From an optimization exercise on the open Yosys and OpenROAD flow, aimed at small area, a short achievable clock period and few clock cycles per item; shortcuts taken in it are not production practice. The RTL of this run was laid out without a check of its function. Power figures rest on the tool's default switching activity, not on a simulated workload.

==> design/flow/design.v <==
`timescale 1ns / 1ps
module fir_1(
    input clk,
    input reset_p,
    input [15:0]x,
    input act,
    output reg [15:0]y,
    output reg ready
    );
    parameter L1 = 3'b000, L2 = 3'b001, L3 = 3'b010, Endloop = 3'b011, L4 = 3'b100;
    reg [2:0]state;
    reg [4:0]i;
    reg signed [31:0]acc;
    reg signed [15:0]shift_reg[0:10];
    integer j;
    always@( posedge clk or posedge reset_p)begin
        if( reset_p == 1'b1)begin
            state <= 3'b0;
            i <= 5'b0;
            acc <= 32'b0;            
            y <= 16'b0;
            ready <= 1'b1;
            for(j = 0; j < 11; j = j + 1) begin
                shift_reg[j] <= 16'b0;
            end
        end else begin
            case( state)
            L1: begin
                if( act == 1'b1)begin
                    state <= L2;
                    ready <= 1'b0;
                end else begin
                    ready <= 1'b1;
                end
                acc <= 32'b0;
                i   <= 5'd10;
            end
            L2: begin
                if( i == 5'b11111)begin  
                    state <= L4;
                end else begin
                    state <= L3;
                end
            end
            L3: begin
                if( i == 5'd0) begin
                    acc <= acc + ($signed(x) * $signed(16'b1111111101111000));
                    shift_reg[0] <= x;
                end else begin
                    case( i)
                        5'd10: acc <= acc + (shift_reg[ 9] * $signed(16'b1111111101111000)); 
                        5'd9:  acc <= acc + (shift_reg[ 8] * $signed(16'b1111111001110011)); 
                        5'd8:  acc <= acc + (shift_reg[ 7] * $signed(16'b1111111110101001)); 
                        5'd7:  acc <= acc + (shift_reg[ 6] * $signed(16'b0000101110111100)); 
                        5'd6:  acc <= acc + (shift_reg[ 5] * $signed(16'b0010000010010010)); 
                        5'd5:  acc <= acc + (shift_reg[ 4] * $signed(16'b0010101110000110)); 
                        5'd4:  acc <= acc + (shift_reg[ 3] * $signed(16'b0010000010010010)); 
                        5'd3:  acc <= acc + (shift_reg[ 2] * $signed(16'b0000101110111100));
                        5'd2:  acc <= acc + (shift_reg[ 1] * $signed(16'b1111111110101001));
                        5'd1:  acc <= acc + (shift_reg[ 0] * $signed(16'b1111111001110011));
                        default: acc <= acc;
                    endcase
                    case( i)
                    5'd10: shift_reg[10] <= shift_reg[9];
                    5'd9:  shift_reg[ 9] <= shift_reg[8];
                    5'd8:  shift_reg[ 8] <= shift_reg[7];
                    5'd7:  shift_reg[ 7] <= shift_reg[6];
                    5'd6:  shift_reg[ 6] <= shift_reg[5];
                    5'd5:  shift_reg[ 5] <= shift_reg[4];
                    5'd4:  shift_reg[ 4] <= shift_reg[3];
                    5'd3:  shift_reg[ 3] <= shift_reg[2];
                    5'd2:  shift_reg[ 2] <= shift_reg[1];
                    5'd1:  shift_reg[ 1] <= shift_reg[0];
                    default:shift_reg[0] <= 16'b0;
                    endcase
                end
                state <= Endloop;
            end
            Endloop: begin
                i <= i - 1;
                state <= L2;
            end
            L4: begin
                state <= L1;
                y <= acc[31:16];
            end
            default: begin
                state <= 3'b000;
            end
            endcase
        end
    end
endmodule
==> design/flow/run.sh <==
#!/bin/bash
# synth_recipe.tcl (not shown) runs the flow's synth.tcl, then flattens the netlist and writes it again
# the make line also repeats each setting of config.mk as NAME=value (left out here)
make -C /OpenROAD-flow-scripts/flow DESIGN_CONFIG=/design/flow/config.mk WORK_HOME=/design/flow/orfs CLKGATE_MAP_FILE= SYNTH_SCRIPT=/design/flow/synth_recipe.tcl finish
==> design/flow/config.mk <==
export PLATFORM = sky130hd
export DESIGN_NAME = fir_1
export DESIGN_NICKNAME = fir_1
export VERILOG_FILES = /design/flow/design.v
export SDC_FILE = /design/flow/constraint.sdc
export NUM_CORES = 4
export LEC_CHECK = 0
export CAP_MARGIN = 20
export CORE_MARGIN = 2
export CORE_UTILIZATION = 40
export SLEW_MARGIN = 20
==> design/flow/constraint.sdc <==
create_clock -name core_clock -period 10.0 [get_ports {clk}]
set_input_delay 2.0000 -clock core_clock [delete_from_list [all_inputs] [get_ports {clk}]]
set_output_delay 2.0000 -clock core_clock [all_outputs]
set_load 0.01 [all_outputs]
Fig. 1: M1 wires
Scale bar: 100 µm. Cells faint in the background.
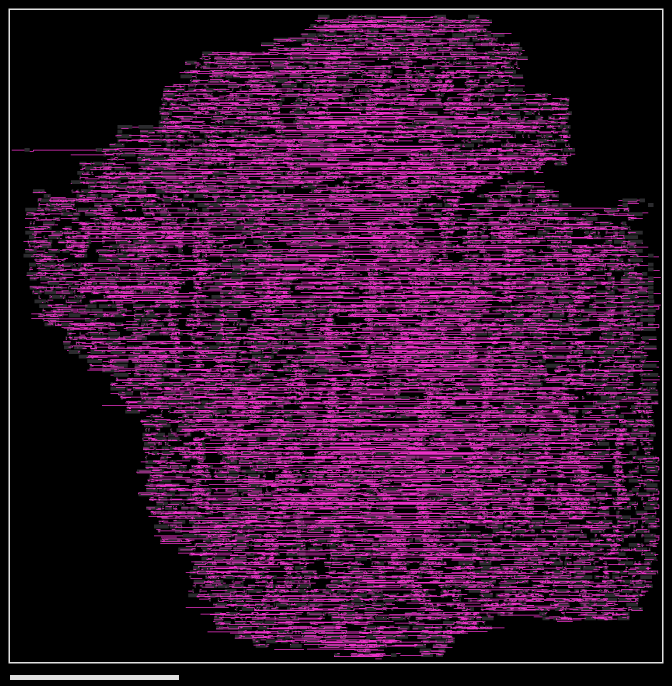
- wire length on this layer: 83.8 mm
- share of all routed wire: 46%
- longest straight run: 92.9 µm
routed via count: 46500
WL final: 184000 µm
GRT met1 Usage: 0.353

Fig. 2: M2 wires
Scale bar: 100 µm.
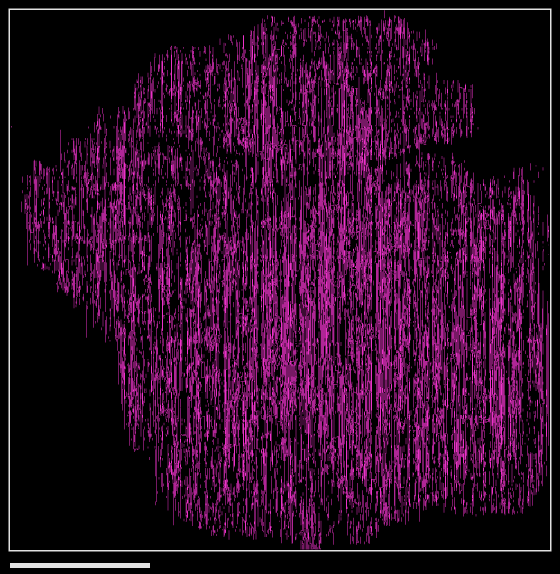
- nets with wire on the layer: 6954
- wire length on this layer: 82.0 mm
- longest straight run: 94.5 µm

Fig. 3: placed cells, one color a class
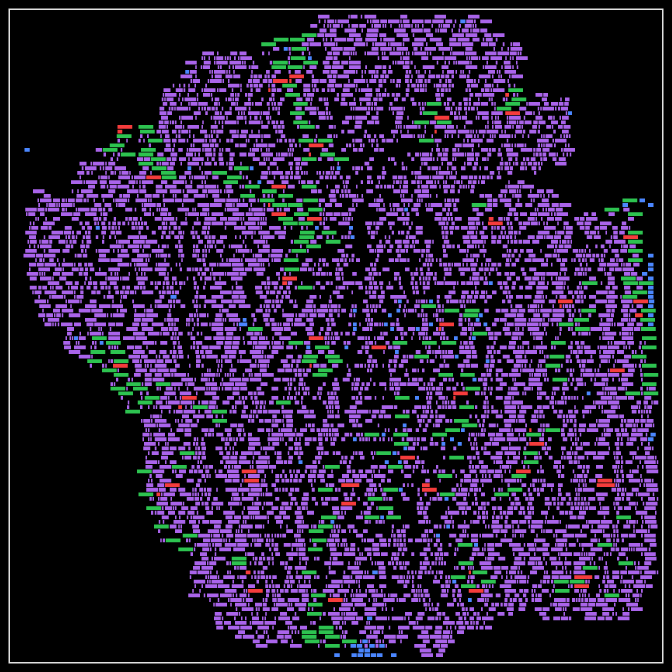
- red: clock drivers and dummy loads (cells 58; share of their area 1.8%)
- purple: all other logic (cells 6258; share of their area 88%)
- blue: other buffers and delay cells (cells 99; share of their area 1.4%)
- green: flip-flops (cells 217; share of their area 9.1%)

==> summary.txt <==
The clock edge transition at the registers on the reported setup and hold paths is 50 ps. The worst hold path belongs to the class reg2reg. Of the total power, registers draw 0.067. The number of standard cells after synthesis is 6591. The final worst-path cycle share is 0.900. The number of buffers between clock root and the deepest sink is 3. The adder and majority cell fraction of the synthesized area came out at 0.489. The leading cell type by number of instances after synthesis is inv_1.

After synthesis the cells add up to 58400 µm². Entering global routing, the biggest net connects 70 pins. The met3 track demand over resource is 0.0346. The global-route usage over all layers is 0.250.

The final worst-path setup slack is 1000 ps. Counting the buffers created by CTS gives 34. Ranked by instance count, the synthesized netlist is headed by 1477 x inv_1, 1147 x ha_1, 710 x fa_1. The final core utilization is 0.429.

In the routed layout, each cell is associated on average with a via count of 5.43. The number of global-route vias before repair is 46500. The buffering stage count on the worst path with inverters included is 3. The number of antenna violations at the first check in global routing came out at 8. The run finished with no timing, DRC or antenna violations. Clock tree synthesis found a total of 217 sinks. The number of buffers inserted by port buffering is 35. The share of synthesized area in the top cell type comes to 0.246.

The area fraction in compound gates after synthesis is 0.150. Measured against its own limit, the worst slew margin works out to 0.0872. At the pin with the least slew margin, the transition time is 1330 ps. In the synthesized netlist the dominant register cell turns out to be dfrtp_1. The number of gates resized after cts came out at 0. The number of filler instances in the final layout came out at 14400. For this design, the slowest cell found on the critical path is clkdlybuf4s50_1.

On the critical path the largest part of the delay comes from compound AO/OA/AOI/OAI gates. The sum of routed wire segments on met1 came out at 83800 µm. The leakage power came out at 34.2 nW. The total nets after synthesis is 8467. The residual antenna-violating net count after detailed routing came out at 0. The congestion estimate from routability-driven global placement came to 0.993. The number of different library cells in the post-synthesis netlist is 88. The main combinational cell family by area after synthesis is adder cells. STA puts the critical path data arrival time at 9470 ps. By startpoint and endpoint, the worst setup path is classified as in2reg. Buffers added to address setup during post-CTS repair amount to 0. Timing analysis after detailed placement gives a worst setup slack of 572 ps. The total power is 19.4 mW. The post-route DRC violation count is 0. The total congestion overflow after global routing is 0.

The count of flip-flops with a built-in enable after synthesis came out at 0. In this run, the number of DRC markers left after iteration 0 of detailed routing was 3552. Across the run, the number of max-cap violations was 0. The group drawing the most power is combinational logic.

Based on the critical path, the design can be clocked at up to 111 MHz. TritonCTS built the clock tree. In the final layout, the multi-input gates occupy 47000 µm². The maximum clock skew at final layout came out at 54.9 ps. The ratio of cells with drive above 1 in the final layout is 0.0375. Synthesis inferred 217 register bits. The met3 wire length came out at 12200 µm. The delay of the slowest cell on the worst path came out at 640 ps. CTS placed an instance of clkbuf_16 at the clock tree root. The share of power burned in combinational logic is 0.867. The basic-gate share of the synthesized area counting and, or, nand and nor cells is 0.0848.

Ranked by total cell area, the synthesized netlist is headed by ha_1 25%, fa_1 24%, inv_1 9.5%. The synthesis-to-finish area growth is 6.78%. The mean instance size in the synthesized netlist is 8.86 µm². The total of endpoints with negative setup slack in the final report is 0. The sequential-cell power consumption came out at 1.30 mW. At the end of the flow, the number of nets in the layout was 8486. The worst-case IR drop observed on VDD is 0.532 mV. The length of routed met2 wiring came out at 82000 µm.

The insertion delay of the later-clocked pin in the worst-skew pair is 630 ps. The power share of the clock group came out at 0.066. Summed over all combinational cells, the power is 16.8 mW. The data required time of the critical path came out at 10470 ps.

CTS built an H-tree with a depth of 2. The final number of max-transition violations came out at 0. After synthesis, the share of flip-flops with an asynchronous set or reset is 1.00. The initial utilization of the core area, before any placement, comes to 0.402.

In this run the power density over the cells is 311 nW/µm². The flip-flop count of the largest register, all copies and words added came out at 160. The storage element area is 5430 µm².

After synthesis, the share of cell area in mux cells is 0.0183. The number of ports placed on the die boundary is 36. The core outline area is 145000 µm².

The analysis attributes to net switching a power of 11.4 mW. The internal power came out at 8.01 mW. The global routing stage identified its most utilized layer as met2. Dividing the detail-routed wire length by the instance count gives 21.5 µm. The wire length of the first global-routing pass is 283000 µm. The cell that appears most often on the critical path is a21oi_1. The final-report hold violation count is 0. The XOR/XNOR share of the synthesized area is 0.0625. The aggregate negative setup slack came out at 0 ps.

The horizontal die dimension is 386 µm. The Yosys warning count is 2. The worst setup path is captured at a flip-flop. The minimum period implied by the final worst setup slack came out at 9000 ps.

Before antenna repair, the detailed router went through 9 iterations. The floorplan row count came out at 140. The final worst hold slack is 509 ps.

The top fanout value on the critical path came out at 4. Power attributed to the clock group is 1.29 mW. ha_1 takes more of the synthesized area than any other cell. The sequential-to-total area share from yosys stat is 0.0930. Setup repair after global routing left no endpoint under its margin. After detailed routing, no signal wire sits above met5. The die extent in y is 386 µm.
-- placed cells by master, fill, tap and decap left out, types with 62 or more instances in the layout --
cell type	count
nand3_1	79
nor3_1	67
nor2_1	226
a21oi_1	329
xor2_1	137
a21o_1	166
fa_1	710
dfrtp_1	214
inv_1	1476
o21ai_0	347
ha_1	1147
nand2_1	372
mux2_2	64
xnor2_1	277
buf_4	62
-- final timing paths --
check	end	startpoint	cells after the start	slack (ps)
max in group asynchronous	shift_reg[6][1]	reset_p	3	6720
min reg2reg	y[2]	y[2]	1	510
max reg2reg	acc[30]	shift_reg[6][3]	30	1370
min	y[2]	y[2]	1	510
min in group asynchronous	shift_reg[3][11]	reset_p	2	1850
max	acc[29]	x[5]	30	1000
-- stage by stage --
| step | std cells | instance area, µm² |
|---|---|---|
| after detailed placement | 8491 | 61300 |
| after floorplan | 6591 | 58400 |
| after CTS | 8549 | 62400 |
| after global placement | 8489 | 61200 |
| final | 8554 | 62400 |
| after global routing | 8552 | 62400 |
-- area by class of cell --
cell class	count	area share
tap	1917	0.0385
timing repair buffer	99	0.0135
clock buffer	39	0.0146
multi-input combinational	4776	0.754
antenna	5	0.000201
clock inverter	19	0.00309
inverter	1482	0.0893
sequential	217	0.0871

==> separate check: timing with driven ports <==
How much do the figures lean on ideal ports? The routed layout below was timed once more, with nothing changed but the port constraints. Step 1 assumes that a clkbuf_16 drives the clock port and a buf_2 every other input. Step 2 moves the port delays by t, midway between the first and last clock arrival at a register: inputs arrive t later, outputs are due t later. That takes back most of the time a late clock gives input paths. a / b / c = no drivers / after step 1 / after step 2; a / b = the first two.
t (ns): 0.682
slack for setup (ns): 1.002 / 1.051 / 0.368
worst hold slack (ns): 0.509 / 0.509 / 0.509
worst setup path after step 2: input to register
clock arrival spread, ns: 0.055 / 0.055
After both steps this run still meets setup and hold. The setup slack of this run moves by +0.049 ns with the drivers and by -0.634 ns with both steps.
